Background: an optimization exercise with open tools, aiming at small area and a short achievable clock period. Do not read the settings as production practice.
Function was checked by simulation only, so behaviour that the tests miss may differ from the original.
Some runs may be left out. An edit can pass the tests and still lose a function that they never use.

--- flow/design.v: outline only ---
// module DSP_modules: 3585 lines
module DSP_modules
(
	input			clk,
	input			reset,
	output			done,
	input	[15:0]	in_a,
	input	[15:0]	in_b,
	output	[31:0]	out_a,
	output	[31:0]	out_b
);
  // ...
==> flow/flow/run.sh <==
#!/bin/bash
# Own layout flow: the standard flow (standard.sh, with its synthesis
# unchanged) plus these changes:
#  1. Between synthesis and floorplan, flow/netopt.py rewrites the synthesized
#     netlist without changing its logic or any register (name, cell type):
#     - full adders are self-dual, so it chooses each adder's polarity (and
#       swaps xor2/xnor2 to absorb inversions) to drop most of the inverters
#       that synthesis left between adder cells, keeping one polarity change
#       in the middle of every carry chain (a diagonal band of the adder
#       array, --band 8) so no carry ripples through a long run of slow
#       falling edges;
#     - drops the buffers synthesis put in (repair_design re-buffers);
#     - puts each adder's carry input on the fast CIN pin (the three inputs
#       are interchangeable);
#     - uses a stronger drive of the same flip-flop cell (dfxtp_2/_4) for
#       flip-flops that drive 14 or more pins.
#  2. Every port gets its own sky130_fd_sc_hd__buf_1 port buffer.
#  3. Clock tree: clkbuf_16 root, clkbuf_8 buffers, no dummy load cells.
# Each tool's full output goes to its own log file in this folder.
set -euo pipefail
R=$PWD/orfs/results/sky130hd/DSP_modules/base
bash standard.sh synth > synth.log 2>&1
cp $R/1_2_yosys.v $R/1_2_yosys.std.v
python3 flow/netopt.py $R/1_2_yosys.std.v $R/1_2_yosys.v --band 8 --carry-weight 3 --upsize-ff 14 > netopt.log 2>&1
touch $R/1_2_yosys.v
bash standard.sh BUFFER_PORTS_ARGS="-buffer_cell sky130_fd_sc_hd__buf_1" \
  CTS_ARGS="-sink_clustering_enable -repair_clock_nets -dont_use_dummy_load -root_buf sky130_fd_sc_hd__clkbuf_16 -buf_list sky130_fd_sc_hd__clkbuf_8 -sink_clustering_size 20 -sink_clustering_max_diameter 60" \
  finish > layout.log 2>&1
==> flow/standard.sh <==
#!/bin/bash
# synth_recipe.tcl (not shown) runs the flow's synth.tcl, then flattens the netlist and writes it again
# the make line also repeats each setting of config.mk as NAME=value (left out here)
make -C /OpenROAD-flow-scripts/flow DESIGN_CONFIG=/design/flow/config.mk WORK_HOME=/design/flow/orfs CLKGATE_MAP_FILE= SYNTH_SCRIPT=/design/flow/synth_recipe.tcl "${@:-finish}"
==> flow/config.mk <==
export PLATFORM = sky130hd
export DESIGN_NAME = DSP_modules
export DESIGN_NICKNAME = DSP_modules
export VERILOG_FILES = /design/flow/design.v
export SDC_FILE = /design/flow/constraint.sdc
export NUM_CORES = 4
export LEC_CHECK = 0
export ABC_AREA = 1
export CAP_MARGIN = 20
export CORE_MARGIN = 2
export CORE_UTILIZATION = 40
export SLEW_MARGIN = 20
==> flow/constraint.sdc <==
create_clock -name core_clock -period 120.0 [get_ports {clk}]
set_input_delay 24.0000 -clock core_clock [delete_from_list [all_inputs] [get_ports {clk}]]
set_output_delay 24.0000 -clock core_clock [all_outputs]
set_load 0.01 [all_outputs]
Not shown: flow/flow/netopt.py
Run 1, supply network:
The bar under the picture is 50 um long. Pins as bars on the die edge. Tap cells in gray.
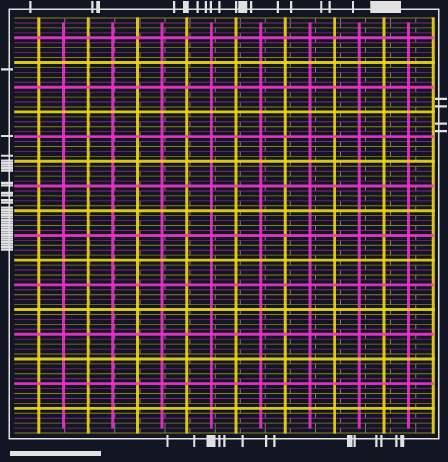
- magenta: VDD
- yellow: VSS
- tap cells: 688
- signal pins: 99
- met1 rails: 85
- met4 straps: 17

Run 1, placement by cell class:
The bar under the picture is 50 um long.
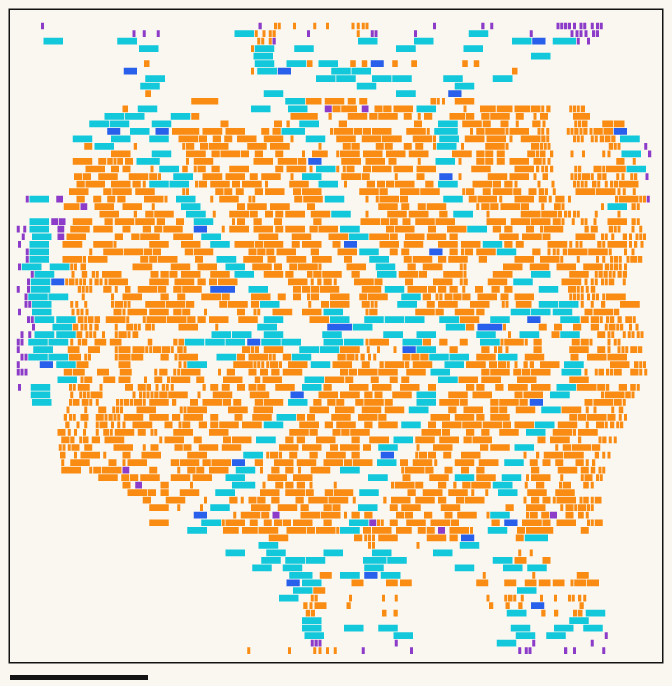
- orange: all other logic (cells 1606; share of their area 72%)
- purple: other buffers and delay cells (cells 96; share of their area 1.9%)
- blue: cells driving clock nets (cells 31; share of their area 2.1%)
- cyan: flip-flops (cells 264; share of their area 24%)

Run 1, clock wiring as the flow saved it:
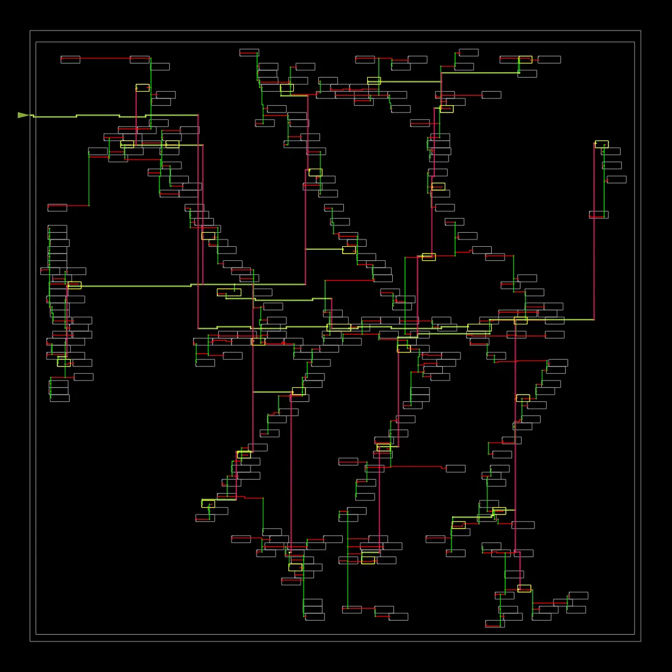
clk latency of the worst-skew pair: 0.55 ns
number of sequential storage elements: 264
CTS Buf Count: 31

==> impl_metrics.yaml, run 1 <==
run_status:
  status: "no timing/DRC/antenna violations"
cells_and_area:
  drive_above_1_share: 0.0521
  nFillCells: 5026
  diodes: 0
  finalInstanceArea_sq_mm: 0.0231
  area_delta_synth_final_pct: 7.47
  register_area_sq_mm: 0.00532
  fin_nets: 2487
  multi_input_area_sq_mm: 0.0149
  fin_util: 0.437
  stdcell_count: 2685
sta:
  maxSlewViolCount: 0
  timing.slew.headroom: 0.284
  grt_setup_unrepaired: "false"
  hold_violations: 0
  max_freq_ghz: 0.0399
  finalSetupTns_ns: 0
  fin_crit_ns: 25.08
  hold_ws_ns: 0.305
  max_slew.worst_pin.slew_ns: 1.07
  setup_slack_ns: 94.92
  setup_violations: 0
  clock_skew_ns: 0.0612
  fin_crit_sh: 0.209
die:
  io-pin-count: 99
  initial_core_util: 0.407
  die_w_um: 236
  die_y_um: 236
  core_area_sq_mm: 0.0528
  die_area_sq_mm: 0.0555
  row_count: 84
worst_setup_path:
  crit_arrival_ns: 1.08
  path_class: "reg2out"
  rrSetupSlack_ns: 96.45
  r2r_cells: 78
  startpoint_type: "register"
  path_cells: "buf_1"
  cp_slowest_cell: "dfxtp_4"
  critPathRequiredTime_ns: 96.00
  endpoint_kind: "output pin"
  max_stage_delay_ns: 0.40
  critPathBufInv: 1
  critical-path-top-delay-family: "flip-flops"
  crit_fanout: 17
  crit_cells: 1
clocking:
  clk_pin_slew_worst_paths_ns: 0.08
  post_cts_buffers: 0
  ctsHoldBuffers: 0
  clock-sinks: 264
  cts_tree: "built"
  cts_max_path_buffers: 3
  htree_levels: 1
  cts_root_buffer: "clkbuf_16"
  cts_resized: 0
grt:
  track_usage: 0.142
  grt_max_degree: 22
  overflow: 0
  grt_pass1_wl_mm: 63.4
  grt_pass1_vias: 13100
  antenna_found_initial: 0
yosys:
  netlist_area_sq_mm: 0.0215
  syn_area_per_cell_sq_um: 11.4
  yosysWarnings: 1
  netlist_instances: 1887
run:
  drv_cap: 0
placement:
  post-place-ws_ns: 95.43
  hpwl_mm: 31.4
  dp.cells: 2654
  globalplace.congestion: 0.860
  numPortBuffers: 82
  placed_area_sq_mm: 0.0226
hold_path:
  hold_path_class: "reg2reg"
  hold_depth: 0
route:
  drc: 0
  vias: 12000
  ant_nets: 0
  routedWlPerCell_um: 13.8
  vias_per_cell: 4.46
  drtIter0Drc: 289
  wl_mm: 37.0
  dr.pass1.iters: 4
## run 1: final cells by class
type / count / share of cell area
Multi-Input combinational cell: 1310 / 0.646
Inverter: 296 / 0.0482
Clock buffer: 31 / 0.0200
Sequential cell: 264 / 0.230
Tap cell: 688 / 0.0373
Timing Repair Buffer: 96 / 0.0179
## run 1: metal layers
layer	routed length, um	GRT usage
met1	15500	0.169
met2	19300	0.265
met3	960	0.0177
met4	1270	0.0446
met5	0	0
## run 1: cell usage in the layout, fill, tap and decap left out, types with 22 or more instances in the layout
cell type	count
fa_1	421
clkbuf_8	28
nand2_1	206
or2_2	22
ha_1	33
xnor2_1	190
xor2_1	257
inv_1	296
nand3_1	30
buf_1	82
o21ai_0	35
nor2_1	22
dfxtp_1	256
Run 1, cells by drive strength:
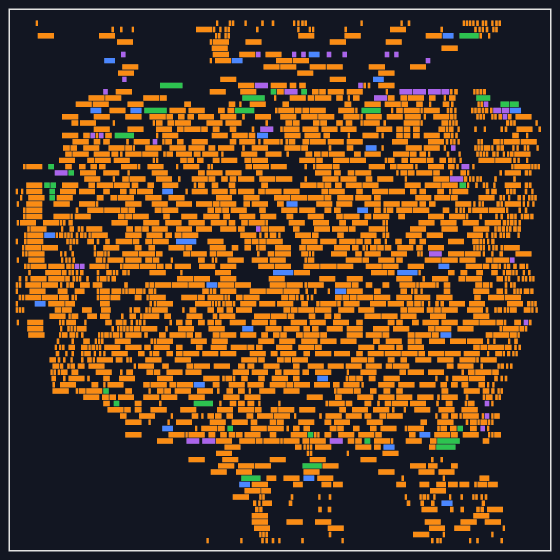

--- run 2 (diff from run 1) ---
--- a/flow/config.mk
+++ b/flow/config.mk
@@ -5,8 +5,10 @@
 export SDC_FILE = /design/flow/constraint.sdc
 export NUM_CORES = 4
 export LEC_CHECK = 0
-export ABC_AREA = 1
 export CAP_MARGIN = 20
 export CORE_MARGIN = 2
 export CORE_UTILIZATION = 40
+export CTS_BUF_LIST = sky130_fd_sc_hd__clkbuf_8
+export CTS_CLUSTER_DIAMETER = 60
+export CTS_CLUSTER_SIZE = 20
 export SLEW_MARGIN = 20
Run 2, cells by drive strength:
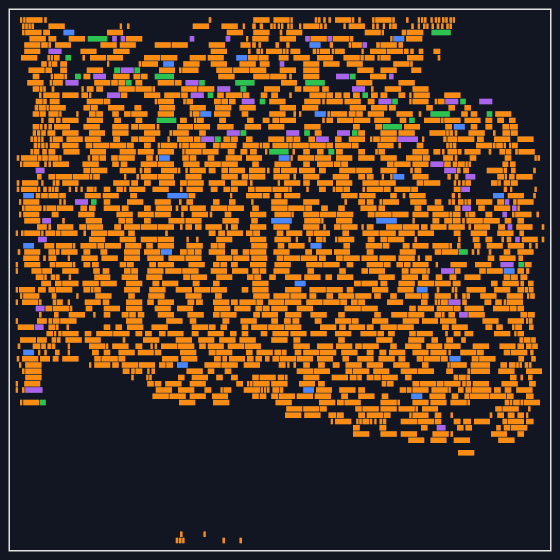
- orange: drive 1 or less (cells 1698; share 94%)
- green: drive 3 to 4 (cells 33; share 1.8%)
- blue: drive 6 and up (cells 27; share 1.5%)
- purple: drive 2 (cells 51; share 2.8%)

Run 2, clock wiring as the flow saved it:
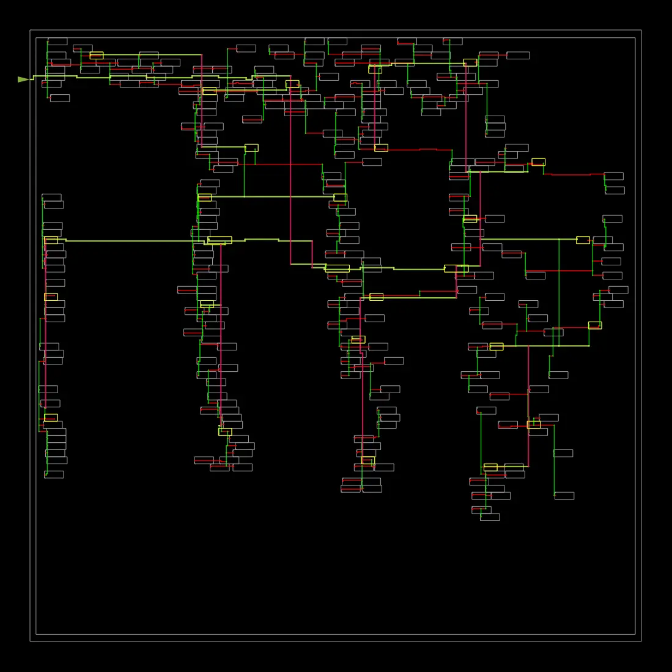
CTS Buf Count: 27

==> run 2 against run 1 <==
Global-route usage is 0.16 points lower. Routed wire length shrank 3.9%. Largest cell class unchanged. Via count fell by 5.7%.
==> impl_metrics.yaml, run 2 <==
die:
  io-pin-count: 99
  die_w_um: 234
  initial_core_util: 0.404
  row_count: 84
  die_area_sq_mm: 0.0548
yosys:
  netlist_instances: 1694
  yosysWarnings: 1
  netlist_area_sq_mm: 0.0212
route:
  vias: 11300
  vias_per_cell: 4.53
  wl_mm: 35.6
  drtIter0Drc: 306
  drc: 0
  ant_nets: 0
  routedWlPerCell_um: 14.3
grt:
  grt_max_degree: 24
  grt_use_met3: 0.0196
  grt_use_met2: 0.278
  overflow: 0
  antenna_found_initial: 0
  track_usage: 0.140
  use_met1: 0.157
  grt_pass1_vias: 13200
worst_setup_path:
  crit_cells: 1
  path_class: "reg2out"
  critical-path-top-delay-family: "flip-flops"
  critPathBufInv: 1
  rrSetupSlack_ns: 96.22
  crit_fanout: 17
  path_cells: "buf_1"
  crit_arrival_ns: 1.13
  r2r_cells: 79
  max_stage_delay_ns: 0.42
  critPathRequiredTime_ns: 96.00
placement:
  placed_area_sq_mm: 0.0225
  globalplace.congestion: 0.781
  hpwl_mm: 30.0
  post-place-ws_ns: 95.43
  dp.cells: 2470
  numPortBuffers: 82
clocking:
  insertion_delay_ns: 0.55
  post_cts_buffers: 0
  clock-sinks: 264
  clk_pin_slew_worst_paths_ns: 0.11
  htree_levels: 1
  cts_resized: 0
  cts_root_buffer: "clkbuf_16"
hold_path:
  hold_depth: 0
  hold_path_class: "reg2reg"
sta:
  max_slew.worst_pin.slew_ns: 0.841
  max_freq_ghz: 0.0398
  fin_crit_ns: 25.13
  grt_setup_unrepaired: "false"
  finalSetupTns_ns: 0
  maxSlewViolCount: 0
  clock_skew_ns: 0.0831
  hold_ws_ns: 0.301
  timing.slew.headroom: 0.439
  hold_violations: 0
run_status:
  status: "no timing/DRC/antenna violations"
cells_and_area:
  mostFrequentLayoutCells: "fa_1 (421), dfxtp_1 (254), xor2_1 (249)"
  area_delta_synth_final_pct: 8.01
  fin_nets: 2299
  stdcell_count: 2497
  drive_above_1_share: 0.0614
  finalInstanceArea_sq_mm: 0.0229
  final_common_cell: "fa_1"
  fin_util: 0.436
Run 2, placement by cell class:
The bar under the picture is 50 um long.
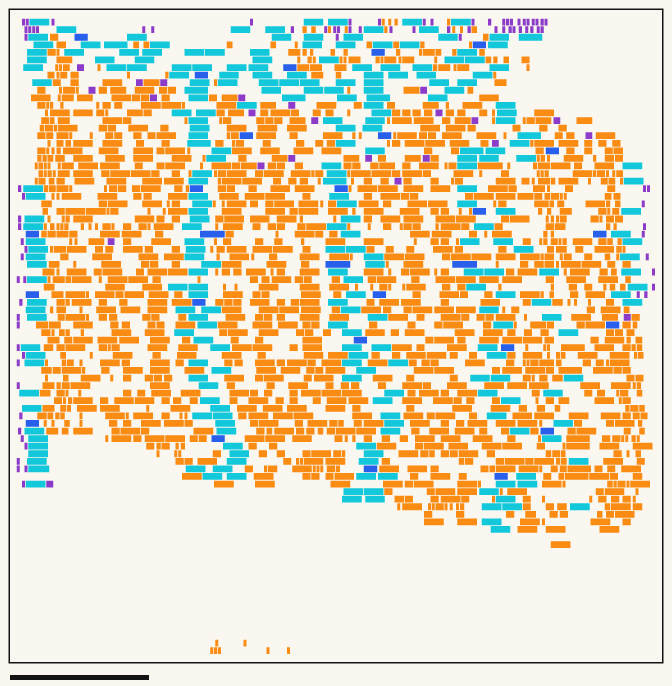
- cyan: flip-flops (cells 264; share of their area 24%)
- orange: all other logic (cells 1413; share of their area 72%)
- purple: other buffers and delay cells (cells 105; share of their area 2.2%)
- blue: cells driving clock nets (cells 27; share of their area 1.8%)

Run 2, supply network:
The bar under the picture is 50 um long. Pins as bars on the die edge. Tap cells in gray.
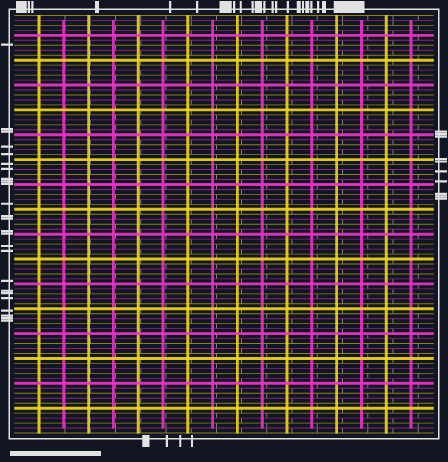
- magenta: VDD
- yellow: VSS
- rows: 84
- met1 rails: 85

[run 2: routing by layer]
layer  up-vias  routed length, um
met1      5815              14200
met4         0                819
li1       5327                  -
met3        44                903
met2       116              19700
met5         -                  0
[run 2: cell type report]
cell class                      count  area (sq um)  share of cell area
Multi-Input combinational cell   1204         15000               0.657
Clock buffer                       27           405              0.0177
Timing Repair Buffer              105           480              0.0210
Sequential cell                   264          5320               0.232
Tap cell                          688           861              0.0376
Inverter                          209           785              0.0343
[run 2: worst reg2reg max path, delay by kind of cell, from the launching register on]
kind / cells / cell delay (ns)
and+or+nand+nor: 2 / 0.44
buffers and inverters: 9 / 1.40
xor gates and xnor gates: 10 / 1.60
adders and majority gates: 57 / 19.34
AOI/OAI and AO/OA: 1 / 0.18
DFF: 1 / 0.77
Run 2, ports around the boundary:
Pins as bars across the die edge, other pins in gray.
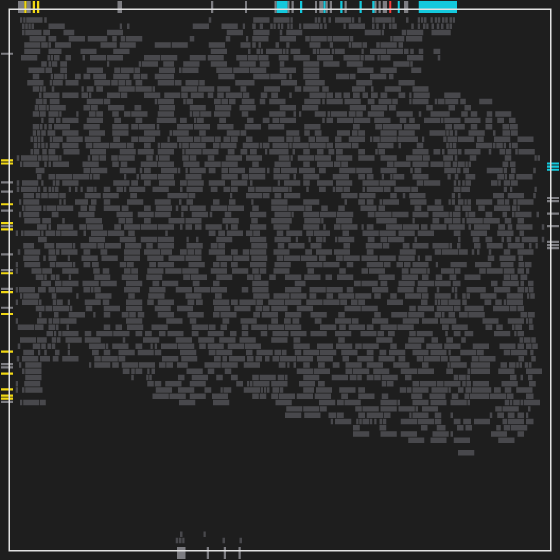

--- run 3 (diff from run 2) ---
--- a/flow/flow/run.sh
+++ b/flow/flow/run.sh
@@ -23,6 +23,6 @@
 cp $R/1_2_yosys.v $R/1_2_yosys.std.v
 python3 flow/netopt.py $R/1_2_yosys.std.v $R/1_2_yosys.v --band 8 --carry-weight 3 --upsize-ff 14 > netopt.log 2>&1
 touch $R/1_2_yosys.v
-bash standard.sh BUFFER_PORTS_ARGS="-buffer_cell sky130_fd_sc_hd__buf_1" \
+bash standard.sh SKIP_REPAIR_TIE_FANOUT=1 BUFFER_PORTS_ARGS="-buffer_cell sky130_fd_sc_hd__buf_1" \
   CTS_ARGS="-sink_clustering_enable -repair_clock_nets -dont_use_dummy_load -root_buf sky130_fd_sc_hd__clkbuf_16 -buf_list sky130_fd_sc_hd__clkbuf_8 -sink_clustering_size 20 -sink_clustering_max_diameter 60" \
   finish > layout.log 2>&1
Run 3, ports around the boundary:
Pins as bars across the die edge, other pins in gray.
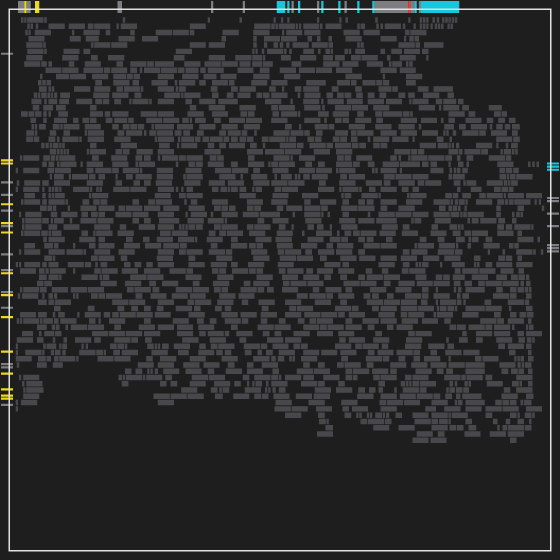
- yellow: in_b (pins 16; direction input; edge 13 west, 3 north)
- cyan: out_a (pins 32; direction output; edge 29 north, 3 east)
- red: reset (pins 1; direction input; edge north)

Run 3, clock wiring as the flow saved it:
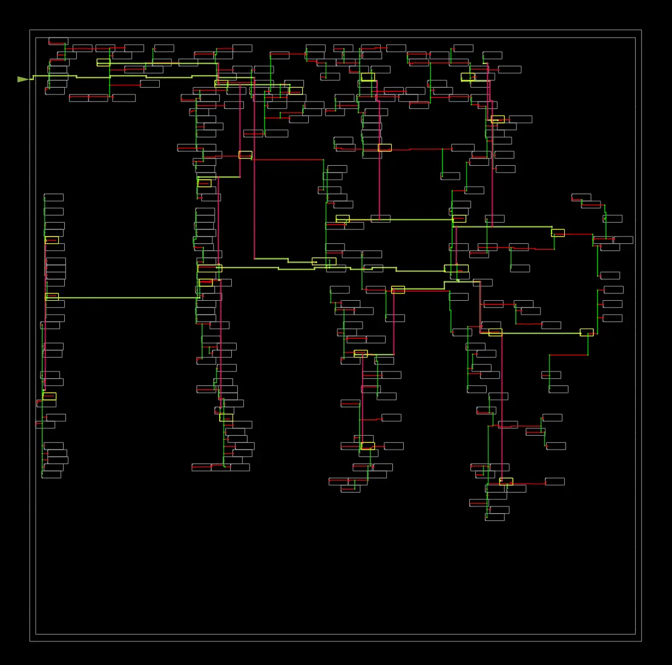
clock sinks: 264
layout clock buffer count: 26
Final Skew: 0.0977 ns

==> run 3 against run 2 <==
Sequential share of layout area is 0.079 points higher. First-iteration DRC count decreased by 13%. Still clean on timing, DRC and antenna. Critical endpoint is now out_a[29]. Critical path type unchanged. Sequential cell count stayed put.
==> impl_metrics.yaml, run 3 <==
placement:
  placed_area_sq_mm: 0.0224
  globalplace.congestion: 0.778
  post-place-ws_ns: 95.43
  numPortBuffers: 82
  dp.cells: 2454
  hpwl_mm: 29.9
sta:
  grt_setup_unrepaired: "false"
  hold_violations: 0
  max_freq_ghz: 0.0398
  maxSlewViolCount: 0
  finalSetupTns_ns: 0
  max_slew.worst_pin.slew_ns: 0.869
  fin_crit_ns: 25.15
  setup_violations: 0
  timing.slew.headroom: 0.421
yosys:
  yosysWarnings: 1
  netlist_area_sq_mm: 0.0212
  netlist_instances: 1694
die:
  row_count: 84
  die_w_um: 234
  initial_core_util: 0.404
  io-pin-count: 99
worst_setup_path:
  crit_arrival_ns: 1.15
  max_stage_delay_ns: 0.43
  crit_fanout: 17
  r2r_cells: 79
  critical-path-top-delay-family: "flip-flops"
  critPathRequiredTime_ns: 96.00
  critPathBufInv: 1
  crit_cells: 1
  path_cells: "buf_1"
  path_class: "reg2out"
route:
  ant_nets: 0
  vias_per_cell: 4.59
  routedWlPerCell_um: 14.4
  vias: 11400
  drc: 0
  wl_mm: 35.6
  drtIter0Drc: 267
grt:
  track_usage: 0.140
  overflow: 0
  antenna_found_initial: 0
  grt_pass1_vias: 13100
  grt_max_degree: 24
cells_and_area:
  stdcell_count: 2480
  register_area_sq_mm: 0.00532
  area_delta_synth_final_pct: 7.65
  fin_nets: 2282
  final_common_cell: "fa_1"
  mostFrequentLayoutCells: "fa_1 (421), dfxtp_1 (254), xor2_1 (249)"
  finalInstanceArea_sq_mm: 0.0228
  drive_above_1_share: 0.0608
clocking:
  insertion_delay_ns: 0.54
  cts_made_buffers: 26
  cts_resized: 0
  cts_root_buffer: "clkbuf_16"
  clk_pin_slew_worst_paths_ns: 0.11
  cts_tree: "built"
  htree_levels: 1
  post_cts_buffers: 0
run_status:
  status: "no timing/DRC/antenna violations"
hold_path:
  hold_path_class: "reg2reg"
Run 3, cells by drive strength:
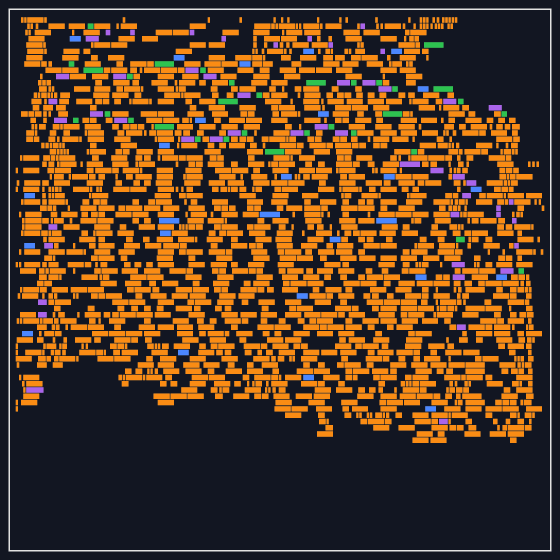
- blue: drive 6 and up (cells 26; share 1.5%)
- purple: drive 2 (cells 51; share 2.8%)
- orange: drive 1 or less (cells 1683; share 94%)
- green: drive 3 to 4 (cells 32; share 1.8%)

Run 3, placement by cell class:
The bar under the picture is 50 um long.
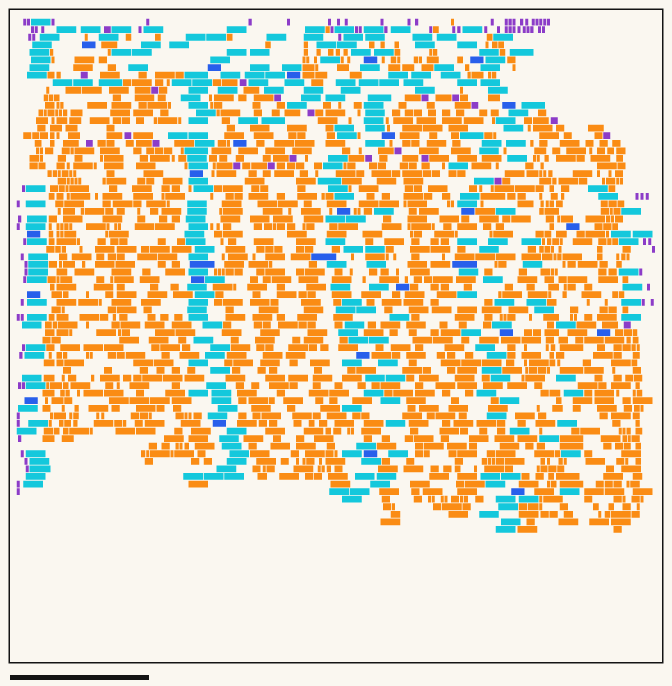
- cyan: flip-flops (cells 264; share of their area 24%)
- blue: cells driving clock nets (cells 26; share of their area 1.8%)
- purple: other buffers and delay cells (cells 104; share of their area 2.2%)
- orange: all other logic (cells 1398; share of their area 72%)

run 3: layer usage:
layer  GRT usage  vias to the layer above  part of all wire
met2       0.276                      123              0.56
met3      0.0174                       53             0.023
met1       0.158                     5901              0.40
met5           0                        -                 0
met4      0.0299                        0             0.021
li1            -                     5306                 -
run 3: worst register-to-register path, delay by kind of cell (launching register included):
kind                     cells  cell delay, ns
XOR/XNOR                    10            1.58
adder cells (fa/ha/maj)     57           19.30
buffers and inverters        9            1.55
AND/OR/NAND/NOR              2            0.43
flip-flops                   1            0.69
AO/OA/AOI/OAI                1            0.18
run 3: area by class of cell:
type | instances | area share
clock buffers | 26 | 0.0172
multi-input cells | 1189 | 0.657
inverters | 209 | 0.0344
flip-flops and latches | 264 | 0.233
well taps | 688 | 0.0377
repair buffers | 104 | 0.0207
--- run 4 (diff from run 3) ---
--- a/flow/flow/run.sh
+++ b/flow/flow/run.sh
@@ -16,6 +16,7 @@
 #       flip-flops that drive 14 or more pins.
 #  2. Every port gets its own sky130_fd_sc_hd__buf_1 port buffer.
 #  3. Clock tree: clkbuf_16 root, clkbuf_8 buffers, no dummy load cells.
+#  4. The 16 constant-0 outputs share one tie cell (SKIP_REPAIR_TIE_FANOUT).
 # Each tool's full output goes to its own log file in this folder.
 set -euo pipefail
 R=$PWD/orfs/results/sky130hd/DSP_modules/base
Run 4, supply network:
The bar under the picture is 50 um long. Pins as bars on the die edge. Tap cells in gray.
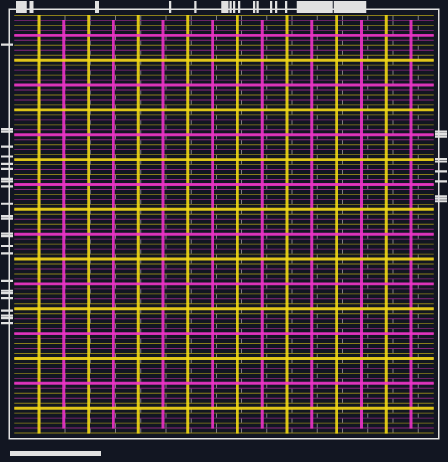
- yellow: VSS
- magenta: VDD
- met5 straps: 16
- signal pins: 99
- tap cells: 688
- met4 straps: 16
- rows: 84

==> run 4 against run 3 <==
Worst hold slack did not move. Fmax did not move. Clock skew unchanged. Still clean on timing, DRC and antenna. Critical endpoint unchanged. Highest routed layer unchanged. Clock-buffer cell count unchanged.
==> impl_metrics.yaml, run 4 <==
grt:
  grt_pass1_wl_mm: 62.7
  use_met1: 0.158
  grt_use_met3: 0.0174
  grt_use_met2: 0.276
  track_usage: 0.140
  antenna_found_initial: 0
  grt_pass1_vias: 13100
  grt_max_degree: 24
  overflow: 0
  busiest_layer: "met2"
worst_setup_path:
  cp_slowest_cell: "dfxtp_4"
  max_stage_delay_ns: 0.43
  critical-path-top-delay-family: "flip-flops"
  rrSetupSlack_ns: 96.19
  crit_cells: 1
  path_cells: "buf_1"
  path_class: "reg2out"
  r2r_cells: 79
  critPathRequiredTime_ns: 96.00
  critPathBufInv: 1
  crit_fanout: 17
  endpoint_kind: "output pin"
  crit_arrival_ns: 1.15
  startpoint_type: "register"
placement:
  numPortBuffers: 82
  placed_area_sq_mm: 0.0224
  globalplace.congestion: 0.778
  dp.cells: 2454
  hpwl_mm: 29.9
  post-place-ws_ns: 95.43
yosys:
  netlist_instances: 1694
  syn_area_per_cell_sq_um: 12.5
  yosysWarnings: 1
  netlist_area_sq_mm: 0.0212
sta:
  hold_ws_ns: 0.330
  hold_violations: 0
  max_freq_ghz: 0.0398
  fin_crit_sh: 0.210
  max_slew.worst_pin.slew_ns: 0.869
  grt_setup_unrepaired: "false"
  setup_slack_ns: 94.85
  fin_crit_ns: 25.15
  maxSlewViolCount: 0
  finalSetupTns_ns: 0
  clock_skew_ns: 0.0977
  setup_violations: 0
  timing.slew.headroom: 0.421
route:
  vias_per_cell: 4.59
  dr.pass1.iters: 4
  vias: 11400
  drc: 0
  wl_mm: 35.6
  routedWlPerCell_um: 14.4
  drtIter0Drc: 267
  ant_nets: 0
clocking:
  post_cts_buffers: 0
  insertion_delay_ns: 0.54
  cts_root_buffer: "clkbuf_16"
  clock-sinks: 264
  cts_tree: "built"
  cts_made_buffers: 26
  clk_pin_slew_worst_paths_ns: 0.11
  htree_levels: 1
  cts_resized: 0
  cts_max_path_buffers: 3
  ctsHoldBuffers: 0
cells_and_area:
  final_common_cell: "fa_1"
  fin_util: 0.435
  area_delta_synth_final_pct: 7.65
  finalInstanceArea_sq_mm: 0.0228
  nFillCells: 4944
  drive_above_1_share: 0.0608
  diodes: 0
  fin_nets: 2282
  mostFrequentLayoutCells: "fa_1 (421), dfxtp_1 (254), xor2_1 (249)"
  stdcell_count: 2480
die:
  die_w_um: 234
  row_count: 84
  die_area_sq_mm: 0.0548
  die_y_um: 234
  io-pin-count: 99
  core_area_sq_mm: 0.0524
  initial_core_util: 0.404
hold_path:
  hold_path_class: "reg2reg"
  hold_depth: 0
run:
  drv_cap: 0
run_status:
  status: "no timing/DRC/antenna violations"
-- run 4: area by class of cell --
type / count / area [sq um] / share of cell area
Inverter: 209 / 785 / 0.0344
Timing Repair Buffer: 104 / 473 / 0.0207
Clock buffer: 26 / 392 / 0.0172
Tap cell: 688 / 861 / 0.0377
Multi-Input combinational cell: 1189 / 15000 / 0.657
Sequential cell: 264 / 5320 / 0.233
-- run 4: per-layer routing --
metal  vias to the layer above  part of all wire  wire [um]
met5                         -                 0          0
met4                         0             0.021        755
met2                       123              0.56      19800
li1                       5306                 -          -
met3                        53             0.023        828
met1                      5901              0.40      14200
--- run 5 (diff from run 4) ---
--- a/flow/flow/run.sh
+++ b/flow/flow/run.sh
@@ -22,7 +22,7 @@
 R=$PWD/orfs/results/sky130hd/DSP_modules/base
 bash standard.sh synth > synth.log 2>&1
 cp $R/1_2_yosys.v $R/1_2_yosys.std.v
-python3 flow/netopt.py $R/1_2_yosys.std.v $R/1_2_yosys.v --band 8 --carry-weight 3 --upsize-ff 14 > netopt.log 2>&1
+python3 flow/netopt.py $R/1_2_yosys.std.v $R/1_2_yosys.v --band 9 --carry-weight 3 --upsize-ff 14 --upsize-port-ff-only > netopt.log 2>&1
 touch $R/1_2_yosys.v
 bash standard.sh SKIP_REPAIR_TIE_FANOUT=1 BUFFER_PORTS_ARGS="-buffer_cell sky130_fd_sc_hd__buf_1" \
   CTS_ARGS="-sink_clustering_enable -repair_clock_nets -dont_use_dummy_load -root_buf sky130_fd_sc_hd__clkbuf_16 -buf_list sky130_fd_sc_hd__clkbuf_8 -sink_clustering_size 20 -sink_clustering_max_diameter 60" \
--- a/flow/flow/netopt.py
+++ b/flow/flow/netopt.py
@@ -426,6 +426,7 @@
 
 # ---- flip-flops driving many loads: a stronger drive of the same cell ----
 UPSIZE = 0
+PORTS_ONLY = '--upsize-port-ff-only' in sys.argv
 for ii, a in enumerate(sys.argv):
     if a == '--upsize-ff':
         UPSIZE = int(sys.argv[ii + 1])
@@ -439,7 +440,7 @@
     for c in out_cells:
         if T(c) == 'dfxtp_1':
             q = c['pins'].get('Q')
-            if q is not None and fo[q] >= UPSIZE:
+            if q is not None and fo[q] >= UPSIZE and (not PORTS_ONLY or is_prot(q)):
                 c['type'] = 'sky130_fd_sc_hd__dfxtp_4' if fo[q] >= UPSIZE + 2 else 'sky130_fd_sc_hd__dfxtp_2'
                 nup += 1
     sys.stderr.write('netopt2: upsized %d flip-flops\n' % nup)
Run 5, clock wiring as the flow saved it:
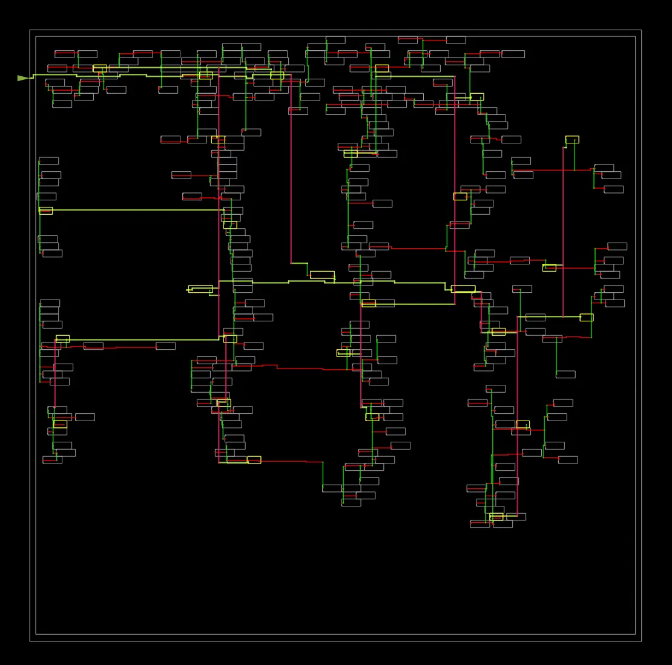
Final Skew: 0.0770 ns
layout clock buffer count: 27

Run 5, supply network:
The bar under the picture is 50 um long. Pins as bars on the die edge. Tap cells in gray.
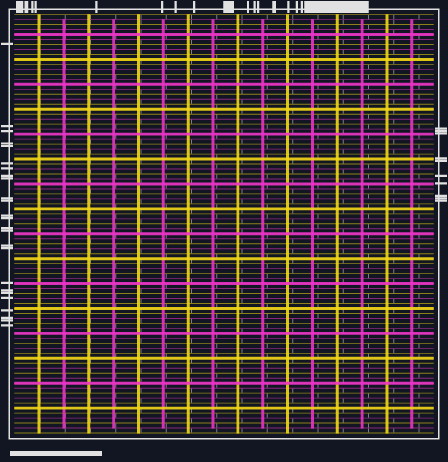
- magenta: VDD
- yellow: VSS
- met5 straps: 16
- rows: 84
- met4 straps: 16

Run 5, ports around the boundary:
Pins as bars across the die edge, other pins in gray.
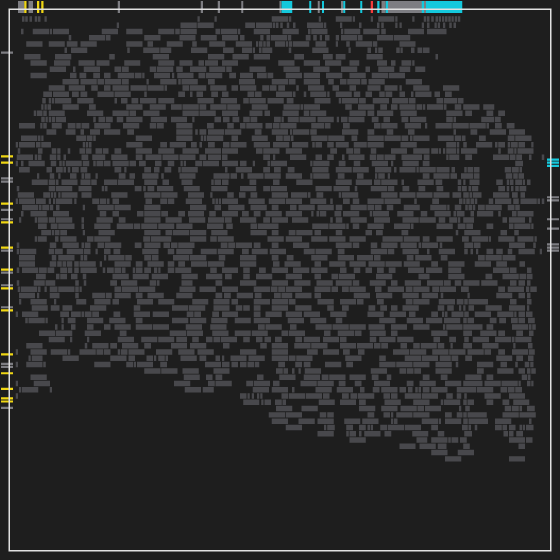
- yellow: in_b (pins 16; direction input; edge 13 west, 3 north)
- cyan: out_a (pins 32; direction output; edge 29 north, 3 east)
- red: reset (pins 1; direction input; edge north)

Run 5, placement by cell class:
The bar under the picture is 50 um long.
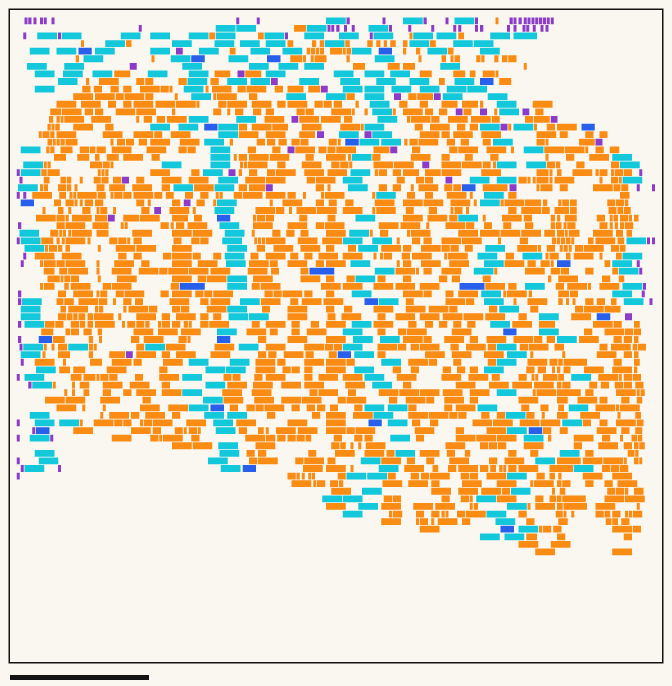
- purple: other buffers and delay cells (cells 111; share of their area 2.4%)
- blue: cells driving clock nets (cells 27; share of their area 1.8%)
- orange: all other logic (cells 1383; share of their area 72%)
- cyan: flip-flops (cells 264; share of their area 24%)

==> run 5 against run 4 <==
Still clean on timing, DRC and antenna. Area after synthesis down 0.41%. Critical path depth unchanged. Utilization about the same. Routed wire length up 2.9%. First-iteration DRC count up 9.7%. Sequential share of layout area down 0.12 points. Critical path type unchanged. Largest cell class unchanged.
==> impl_metrics.yaml, run 5 <==
die:
  die_y_um: 234
  die_area_sq_mm: 0.0546
  io-pin-count: 99
  core_area_sq_mm: 0.0523
  initial_core_util: 0.403
sta:
  finalSetupTns_ns: 0
  max_freq_ghz: 0.0398
  grt_setup_unrepaired: "false"
  maxSlewViolCount: 0
  fin_crit_ns: 25.14
  hold_ws_ns: 0.309
  timing.slew.headroom: 0.461
  max_slew.worst_pin.slew_ns: 0.809
  setup_violations: 0
  setup_slack_ns: 94.86
clocking:
  insertion_delay_ns: 0.55
  clock-sinks: 264
  cts_max_path_buffers: 3
  clk_pin_slew_worst_paths_ns: 0.11
  ctsHoldBuffers: 0
  cts_made_buffers: 27
  cts_root_buffer: "clkbuf_16"
  post_cts_buffers: 0
  cts_resized: 0
route:
  dr_wl_met3_mm: 1.02
  drtIter0Drc: 293
  wl_mm: 36.6
  ant_nets: 0
  wl_met1_mm: 14.6
  vias_per_cell: 4.58
  vias: 11300
  dr_wl_met2_mm: 20.1
  top_layer_used: "met4"
  dr.pass1.iters: 5
worst_setup_path:
  critPathRequiredTime_ns: 96.00
  crit_arrival_ns: 1.14
  rrSetupSlack_ns: 95.55
  crit_fanout: 17
  cp_slowest_cell: "dfxtp_4"
  path_class: "reg2out"
  max_stage_delay_ns: 0.43
  crit_cells: 1
  startpoint_type: "register"
  critPathBufInv: 1
  r2r_cells: 78
  critical-path-top-delay-family: "flip-flops"
placement:
  dp.cells: 2446
  globalplace.congestion: 0.791
  numPortBuffers: 82
  placed_area_sq_mm: 0.0224
  post-place-ws_ns: 95.29
grt:
  grt_pass1_wl_mm: 63.8
  antenna_found_initial: 0
  grt_pass1_vias: 13000
  grt_max_degree: 24
  track_usage: 0.144
cells_and_area:
  fin_util: 0.435
  diodes: 0
  mostFrequentLayoutCells: "fa_1 (421), xor2_1 (264), dfxtp_1 (263)"
  final_common_cell: "fa_1"
  drive_above_1_share: 0.0605
  fin_nets: 2275
run_status:
  status: "no timing/DRC/antenna violations"
yosys:
  netlist_instances: 1679
run:
  drv_cap: 0
hold_path:
  hold_path_class: "reg2reg"
run 5: metal layers:
metal	up-vias	global-route usage
met1	5839	0.167
met2	138	0.277
met5	-	0
met4	0	0.0368
met3	57	0.0205
li1	5287	-
run 5: cell type report:
type | count | area (sq um)
multi-input cells | 1189 | 15000
flip-flops and latches | 264 | 5290
well taps | 688 | 861
repair buffers | 111 | 526
fillers | 4904 | 29500
inverters | 194 | 728
clock buffers | 27 | 405
Run 5, cells by drive strength:
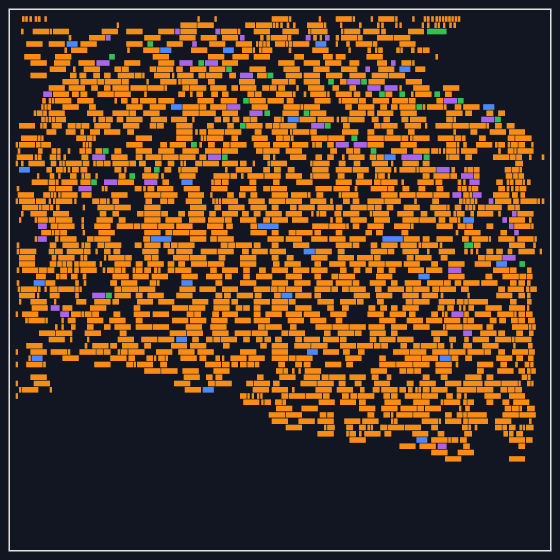

--- run 6 (diff from run 5) ---
--- a/flow/flow/run.sh
+++ b/flow/flow/run.sh
@@ -25,5 +25,5 @@
 python3 flow/netopt.py $R/1_2_yosys.std.v $R/1_2_yosys.v --band 9 --carry-weight 3 --upsize-ff 14 --upsize-port-ff-only > netopt.log 2>&1
 touch $R/1_2_yosys.v
 bash standard.sh SKIP_REPAIR_TIE_FANOUT=1 BUFFER_PORTS_ARGS="-buffer_cell sky130_fd_sc_hd__buf_1" \
-  CTS_ARGS="-sink_clustering_enable -repair_clock_nets -dont_use_dummy_load -root_buf sky130_fd_sc_hd__clkbuf_16 -buf_list sky130_fd_sc_hd__clkbuf_8 -sink_clustering_size 20 -sink_clustering_max_diameter 60" \
+  CTS_ARGS="-sink_clustering_enable -repair_clock_nets -dont_use_dummy_load -root_buf sky130_fd_sc_hd__clkbuf_16 -buf_list sky130_fd_sc_hd__clkbuf_4 -sink_clustering_size 10 -sink_clustering_max_diameter 40" \
   finish > layout.log 2>&1
Run 6, cells by drive strength:
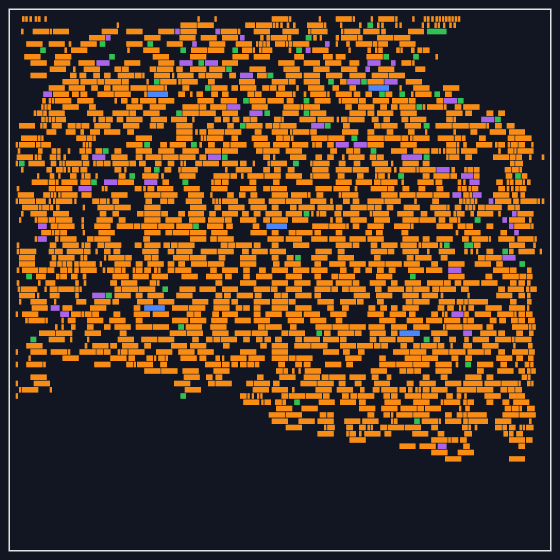
- orange: drive 1 or less (cells 1677; share 93%)
- blue: drive 6 and up (cells 5; share 0.28%)
- purple: drive 2 (cells 50; share 2.8%)
- green: drive 3 to 4 (cells 68; share 3.8%)

Run 6, clock wiring as the flow saved it:
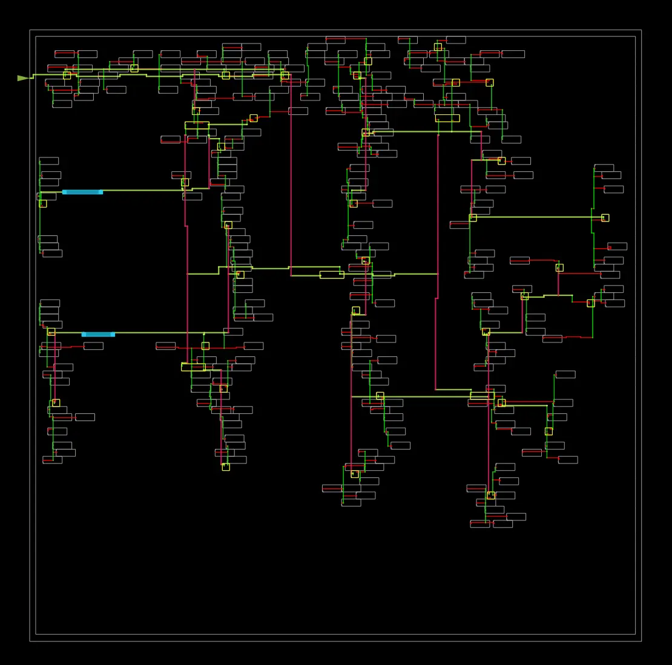
CTS Buf Count: 42
layout clock buffer count: 42
Final Skew: 0.0674 ns

Run 6, ports around the boundary:
Pins as bars across the die edge, other pins in gray.
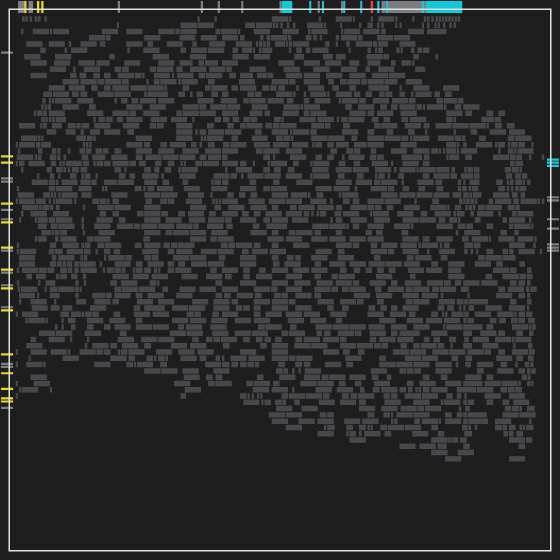
- cyan: out_a (pins 32; direction output; edge 29 north, 3 east)
- red: reset (pins 1; direction input; edge north)
- yellow: in_b (pins 16; direction input; edge 13 west, 3 north)

Run 6, placement by cell class:
The bar under the picture is 50 um long.
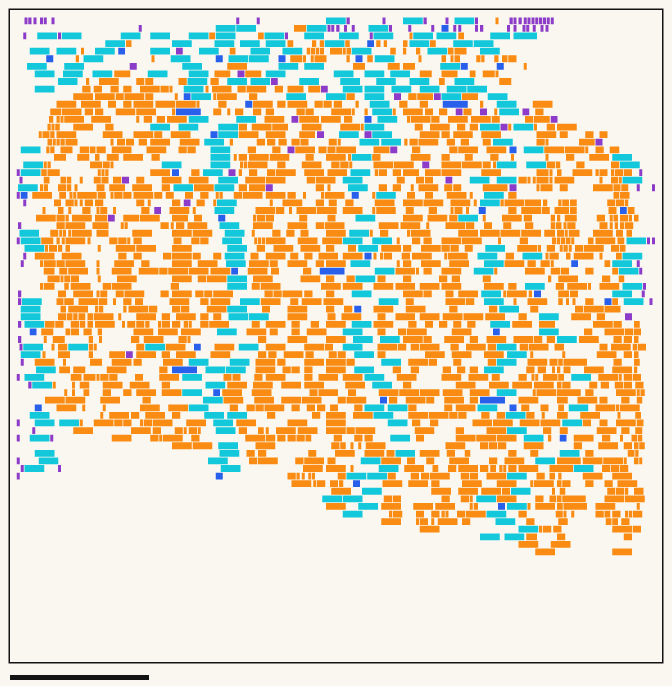
- orange: all other logic (cells 1383; share of their area 72%)
- purple: other buffers and delay cells (cells 111; share of their area 2.4%)
- cyan: flip-flops (cells 264; share of their area 24%)
- blue: cells driving clock nets (cells 42; share of their area 1.8%)

==> run 6 against run 5 <==
Non-clock buffer count unchanged. Fmax up 0.24%. Register-to-register slack got worse by 0.07 ns. Still clean. Utilization about the same. Synthesized cell count unchanged.
==> impl_metrics.yaml, run 6 <==
hold_path:
  hold_path_class: "reg2reg"
  hold_depth: 0
cells_and_area:
  final_common_cell: "fa_1"
  finalInstanceArea_sq_mm: 0.0228
  diodes: 0
  drive_above_1_share: 0.0683
  fin_nets: 2290
  mostFrequentLayoutCells: "fa_1 (421), xor2_1 (264), dfxtp_1 (263)"
  area_delta_synth_final_pct: 7.98
worst_setup_path:
  max_stage_delay_ns: 0.41
  crit_fanout: 17
  crit_cells: 1
  r2r_cells: 78
  path_class: "reg2out"
  cp_slowest_cell: "dfxtp_4"
  critical-path-top-delay-family: "flip-flops"
  critPathBufInv: 1
  path_cells: "buf_1"
  startpoint_type: "register"
  critPathRequiredTime_ns: 96.00
  rrSetupSlack_ns: 95.48
  crit_arrival_ns: 1.08
  endpoint_kind: "output pin"
grt:
  antenna_found_initial: 2
  grt_max_degree: 24
  grt_pass1_wl_mm: 64.3
  track_usage: 0.147
  grt_pass1_vias: 13200
  overflow: 0
sta:
  setup_violations: 0
  max_freq_ghz: 0.0399
  finalSetupTns_ns: 0
  max_slew.worst_pin.slew_ns: 0.809
  fin_crit_ns: 25.08
  fin_crit_sh: 0.209
  timing.slew.headroom: 0.460
  setup_slack_ns: 94.92
  maxSlewViolCount: 0
  grt_setup_unrepaired: "false"
  hold_violations: 0
placement:
  hpwl_mm: 30.5
  placed_area_sq_mm: 0.0224
  globalplace.congestion: 0.791
  post-place-ws_ns: 95.29
  numPortBuffers: 82
clocking:
  clk_pin_slew_worst_paths_ns: 0.10
  clock-sinks: 264
  post_cts_buffers: 0
  htree_levels: 2
  ctsHoldBuffers: 0
  cts_root_buffer: "clkbuf_16"
  cts_tree: "built"
  cts_max_path_buffers: 3
  insertion_delay_ns: 0.53
  cts_resized: 0
route:
  wl_met1_mm: 14.3
  top_layer_used: "met5"
  ant_nets: 0
  dr.pass1.iters: 4
  dr_wl_met3_mm: 1.18
  drc: 0
  drtIter0Drc: 274
  dr_wl_met2_mm: 20.2
  routedWlPerCell_um: 14.8
  vias: 11500
  vias_per_cell: 4.61
  wl_mm: 36.8
die:
  row_count: 84
  die_y_um: 234
  initial_core_util: 0.403
  die_area_sq_mm: 0.0546
  core_area_sq_mm: 0.0523
  io-pin-count: 99
  die_w_um: 234
yosys:
  yosysWarnings: 1
  netlist_area_sq_mm: 0.0211
  syn_area_per_cell_sq_um: 12.6
  netlist_instances: 1679
run_status:
  status: "no timing/DRC/antenna violations"
run:
  drv_cap: 0
==> run 6: cell count changes in the layout (fill, tap and decap cells not counted) <==
cell       previous run  this run
clkbuf_4              0        37
clkbuf_8             24         0
clkbuf_16             3         5
==> run 6: area by class of cell <==
type,instances,area (sq um)
Clock buffer,42,403
Timing Repair Buffer,111,526
Sequential cell,264,5290
Tap cell,688,861
Inverter,194,728
Multi-Input combinational cell,1189,15000
Fill cell,4919,29500
==> run 6: metal layers <==
layer  track usage  vias up
met1         0.165     5881
met4        0.0538        4
met2         0.279      165
li1              -     5333
met3        0.0228       75
met5             0        -
==> run 6: metrics by stage <==
stage | util | std cells | hold WS (ns)
floorplan | - | 1679 | 0.310
global placement | 0.428 | 2446 | 0.313
detailed placement | 0.428 | 2446 | 0.313
CTS | 0.435 | 2488 | 0.277
global route | 0.435 | 2488 | 0.271
finish | 0.435 | 2488 | 0.276
--- run 7 (diff from run 6) ---
--- a/flow/flow/run.sh
+++ b/flow/flow/run.sh
@@ -7,15 +7,16 @@
 #       swaps xor2/xnor2 to absorb inversions) to drop most of the inverters
 #       that synthesis left between adder cells, keeping one polarity change
 #       in the middle of every carry chain (a diagonal band of the adder
-#       array, --band 8) so no carry ripples through a long run of slow
+#       array, --band 9) so no carry ripples through a long run of slow
 #       falling edges;
 #     - drops the buffers synthesis put in (repair_design re-buffers);
 #     - puts each adder's carry input on the fast CIN pin (the three inputs
 #       are interchangeable);
-#     - uses a stronger drive of the same flip-flop cell (dfxtp_2/_4) for
-#       flip-flops that drive 14 or more pins.
+#     - uses a stronger drive of the same flip-flop cell (dfxtp_4) for the
+#       flip-flop that drives the 17 sign pins of out_a.
 #  2. Every port gets its own sky130_fd_sc_hd__buf_1 port buffer.
-#  3. Clock tree: clkbuf_16 root, clkbuf_8 buffers, no dummy load cells.
+#  3. Clock tree: clkbuf_16 root, clkbuf_4 leaf buffers (clusters of up to
+#     10 flip-flops), no dummy load cells.
 #  4. The 16 constant-0 outputs share one tie cell (SKIP_REPAIR_TIE_FANOUT).
 # Each tool's full output goes to its own log file in this folder.
 set -euo pipefail
--- a/flow/flow/netopt.py
+++ b/flow/flow/netopt.py
@@ -1,20 +1,36 @@
 #!/usr/bin/env python3
 """Post-synthesis netlist clean-up for sky130hd full-adder arrays.
 
-usage: netopt2.py IN.v OUT.v [--no-polarity] [--seed N]
+usage: netopt.py IN.v OUT.v [options]
 
-Synthesis maps the adders to sky130_fd_sc_hd__fa_1 cells before the last
+Synthesis maps the adders to sky130_fd_sc_hd__fa_1 cells before its last
 technology-mapping pass, which cannot see through them, so inverters and
-buffers pile up around the adders. This pass:
- 1. Collapses inverter/buffer chains into (source, parity) pairs.
- 2. Chooses a polarity for every full adder (self-dual: FA(~a,~b,~c) =
-    (~cout, ~sum)) and every xor/xnor cell (an inverted input or output only
-    swaps xor2 <-> xnor2) so that as few inverters as possible are needed, then
-    puts back one inverter per signal that still needs its complement.
-    Buffers are left to the layout flow's repair_design.
- 3. Puts each full adder's carry input on the fast CIN pin (the inputs are
-    interchangeable).
-Flip-flops, ports and every other cell keep their function and connections.
+buffers pile up around the adders. This pass rewrites the netlist without
+changing its logic; flip-flops keep their names, cell type and connections
+(only --upsize-* changes their drive strength), ports are untouched.
+
+Always:
+ - inverter and buffer chains are collapsed into (source, parity) pairs and
+   rebuilt with at most one inverter per signal; buffers are dropped (the
+   layout flow's repair_design adds what it needs);
+ - each full adder's carry input goes on its fast CIN pin (the three inputs
+   of a full adder are interchangeable).
+Polarity (default on; --no-polarity / --pin-only turn it off): full adders
+are self-dual, FA(~a,~b,~c) = (~cout, ~sum), and an inverted input or output
+of an xor/xnor only swaps xor <-> xnor, so a polarity is chosen for every
+adder and xor cell (weighted parity union-find: register edges, then carry
+edges, then sum edges) to need as few inverters as possible.
+Options:
+ --band D      then flip the adders with (chain position - row) >= D: every
+               row's carry chain changes polarity once (one inverter) so no
+               carry ripples through a long run of slow falling edges; the
+               band follows the array's diagonals, so sum edges need none.
+ --carry-weight W   union-find weight of carry edges (default 3).
+ --upsize-ff N      flip-flops driving N or more pins get dfxtp_2 (N+2 or
+               more: dfxtp_4); with --upsize-port-ff-only only those whose
+               output is a port.
+ --pin-only    only the CIN pin swap (no collapsing, no polarity).
+ --split, --keep-chains, --chain-groups, --downsize-xor, --seed: experiments.
 """
 import re, sys, collections, random
 
==> run 7 against run 6 <==
Clock skew is the same. Worst hold slack is the same. Clock-buffer cell count is the same. Die area is the same. First-iteration DRC count is the same. Non-clock buffer count is the same. Sequential share of layout area is the same. Fmax is the same. Critical path type unchanged. Highest routed layer unchanged.
==> impl_metrics.yaml, run 7 <==
run_status:
  status: "no timing/DRC/antenna violations"
die:
  io-pin-count: 99
  core_area_sq_mm: 0.0523
  row_count: 84
  initial_core_util: 0.403
  die_area_sq_mm: 0.0546
  die_y_um: 234
worst_setup_path:
  critPathRequiredTime_ns: 96.00
  max_stage_delay_ns: 0.41
  critPathBufInv: 1
  crit_arrival_ns: 1.08
  cp_slowest_cell: "dfxtp_4"
  r2r_cells: 78
  rrSetupSlack_ns: 95.48
  crit_cells: 1
sta:
  fin_crit_sh: 0.209
  finalSetupTns_ns: 0
  timing.slew.headroom: 0.460
  grt_setup_unrepaired: "false"
  hold_ws_ns: 0.276
  maxSlewViolCount: 0
cells_and_area:
  drive_above_1_share: 0.0683
  nFillCells: 4919
  final_common_cell: "fa_1"
  finalInstanceArea_sq_mm: 0.0228
  mostFrequentLayoutCells: "fa_1 (421), xor2_1 (264), dfxtp_1 (263)"
  area_delta_synth_final_pct: 7.98
  diodes: 0
grt:
  overflow: 0
  grt_pass1_wl_mm: 64.3
  antenna_found_initial: 2
yosys:
  netlist_area_sq_mm: 0.0211
  yosysWarnings: 1
  syn_area_per_cell_sq_um: 12.6
  netlist_instances: 1679
placement:
  dp.cells: 2446
  globalplace.congestion: 0.791
  post-place-ws_ns: 95.29
clocking:
  clk_pin_slew_worst_paths_ns: 0.10
  cts_made_buffers: 42
  cts_tree: "built"
  post_cts_buffers: 0
  insertion_delay_ns: 0.53
  cts_max_path_buffers: 3
  cts_root_buffer: "clkbuf_16"
  clock-sinks: 264
  ctsHoldBuffers: 0
hold_path:
  hold_path_class: "reg2reg"
  hold_depth: 0
route:
  drc: 0
  vias: 11500
  drtIter0Drc: 274
run:
  drv_cap: 0
[run 7: layout make-up]
class | instances | area, sq um | share of cell area
clock buffers | 42 | 403 | 0.0177
inverters | 194 | 728 | 0.0320
multi-input cells | 1189 | 15000 | 0.657
flip-flops and latches | 264 | 5290 | 0.232
well taps | 688 | 861 | 0.0378
repair buffers | 111 | 526 | 0.0231
[run 7: per-layer routing]
layer | track usage | routed length (um) | up-vias
met5 | 0 | 24 | -
met4 | 0.0538 | 1090 | 4
met1 | 0.165 | 14300 | 5881
li1 | - | - | 5333
met2 | 0.279 | 20200 | 165
met3 | 0.0228 | 1180 | 75

-- separate check: timing with driven ports --
No port has a modelled driver above. Below, the same layouts with a new extraction and two added sets of constraints.
Step 1 assumes that a clkbuf_16 drives the clock port and a buf_2 every other input.
Step 2 moves the port delays by t, midway between the first and last clock arrival at a register: inputs arrive t later, outputs are due t later. That takes back most of the time a late clock gives input paths.
a / b / c = ideal ports / drivers / drivers and shift; a / b = the first two.
run	t (ns)	setup WS [ns]	hold slack, ns	worst setup path at the end	pins driven straight from the clock port
run 1	0.575	94.924 / 94.870 / 95.444	0.305 / 0.305 / 0.305	register to output	1
run 2	0.558	94.871 / 94.819 / 95.377	0.301 / 0.301 / 0.301	register to output	1
run 3	0.548	94.854 / 94.801 / 95.349	0.330 / 0.330 / 0.330	register to output	1
run 4	0.548	94.854 / 94.801 / 95.349	0.330 / 0.330 / 0.330	register to output	1
run 5	0.565	94.861 / 94.808 / 95.373	0.309 / 0.309 / 0.309	register to output	1
run 6	0.549	94.922 / 94.868 / 95.417	0.276 / 0.276 / 0.276	register to output	1
run 7	0.549	94.922 / 94.868 / 95.417	0.276 / 0.276 / 0.276	register to output	1
After both steps every run listed still meets setup and hold.
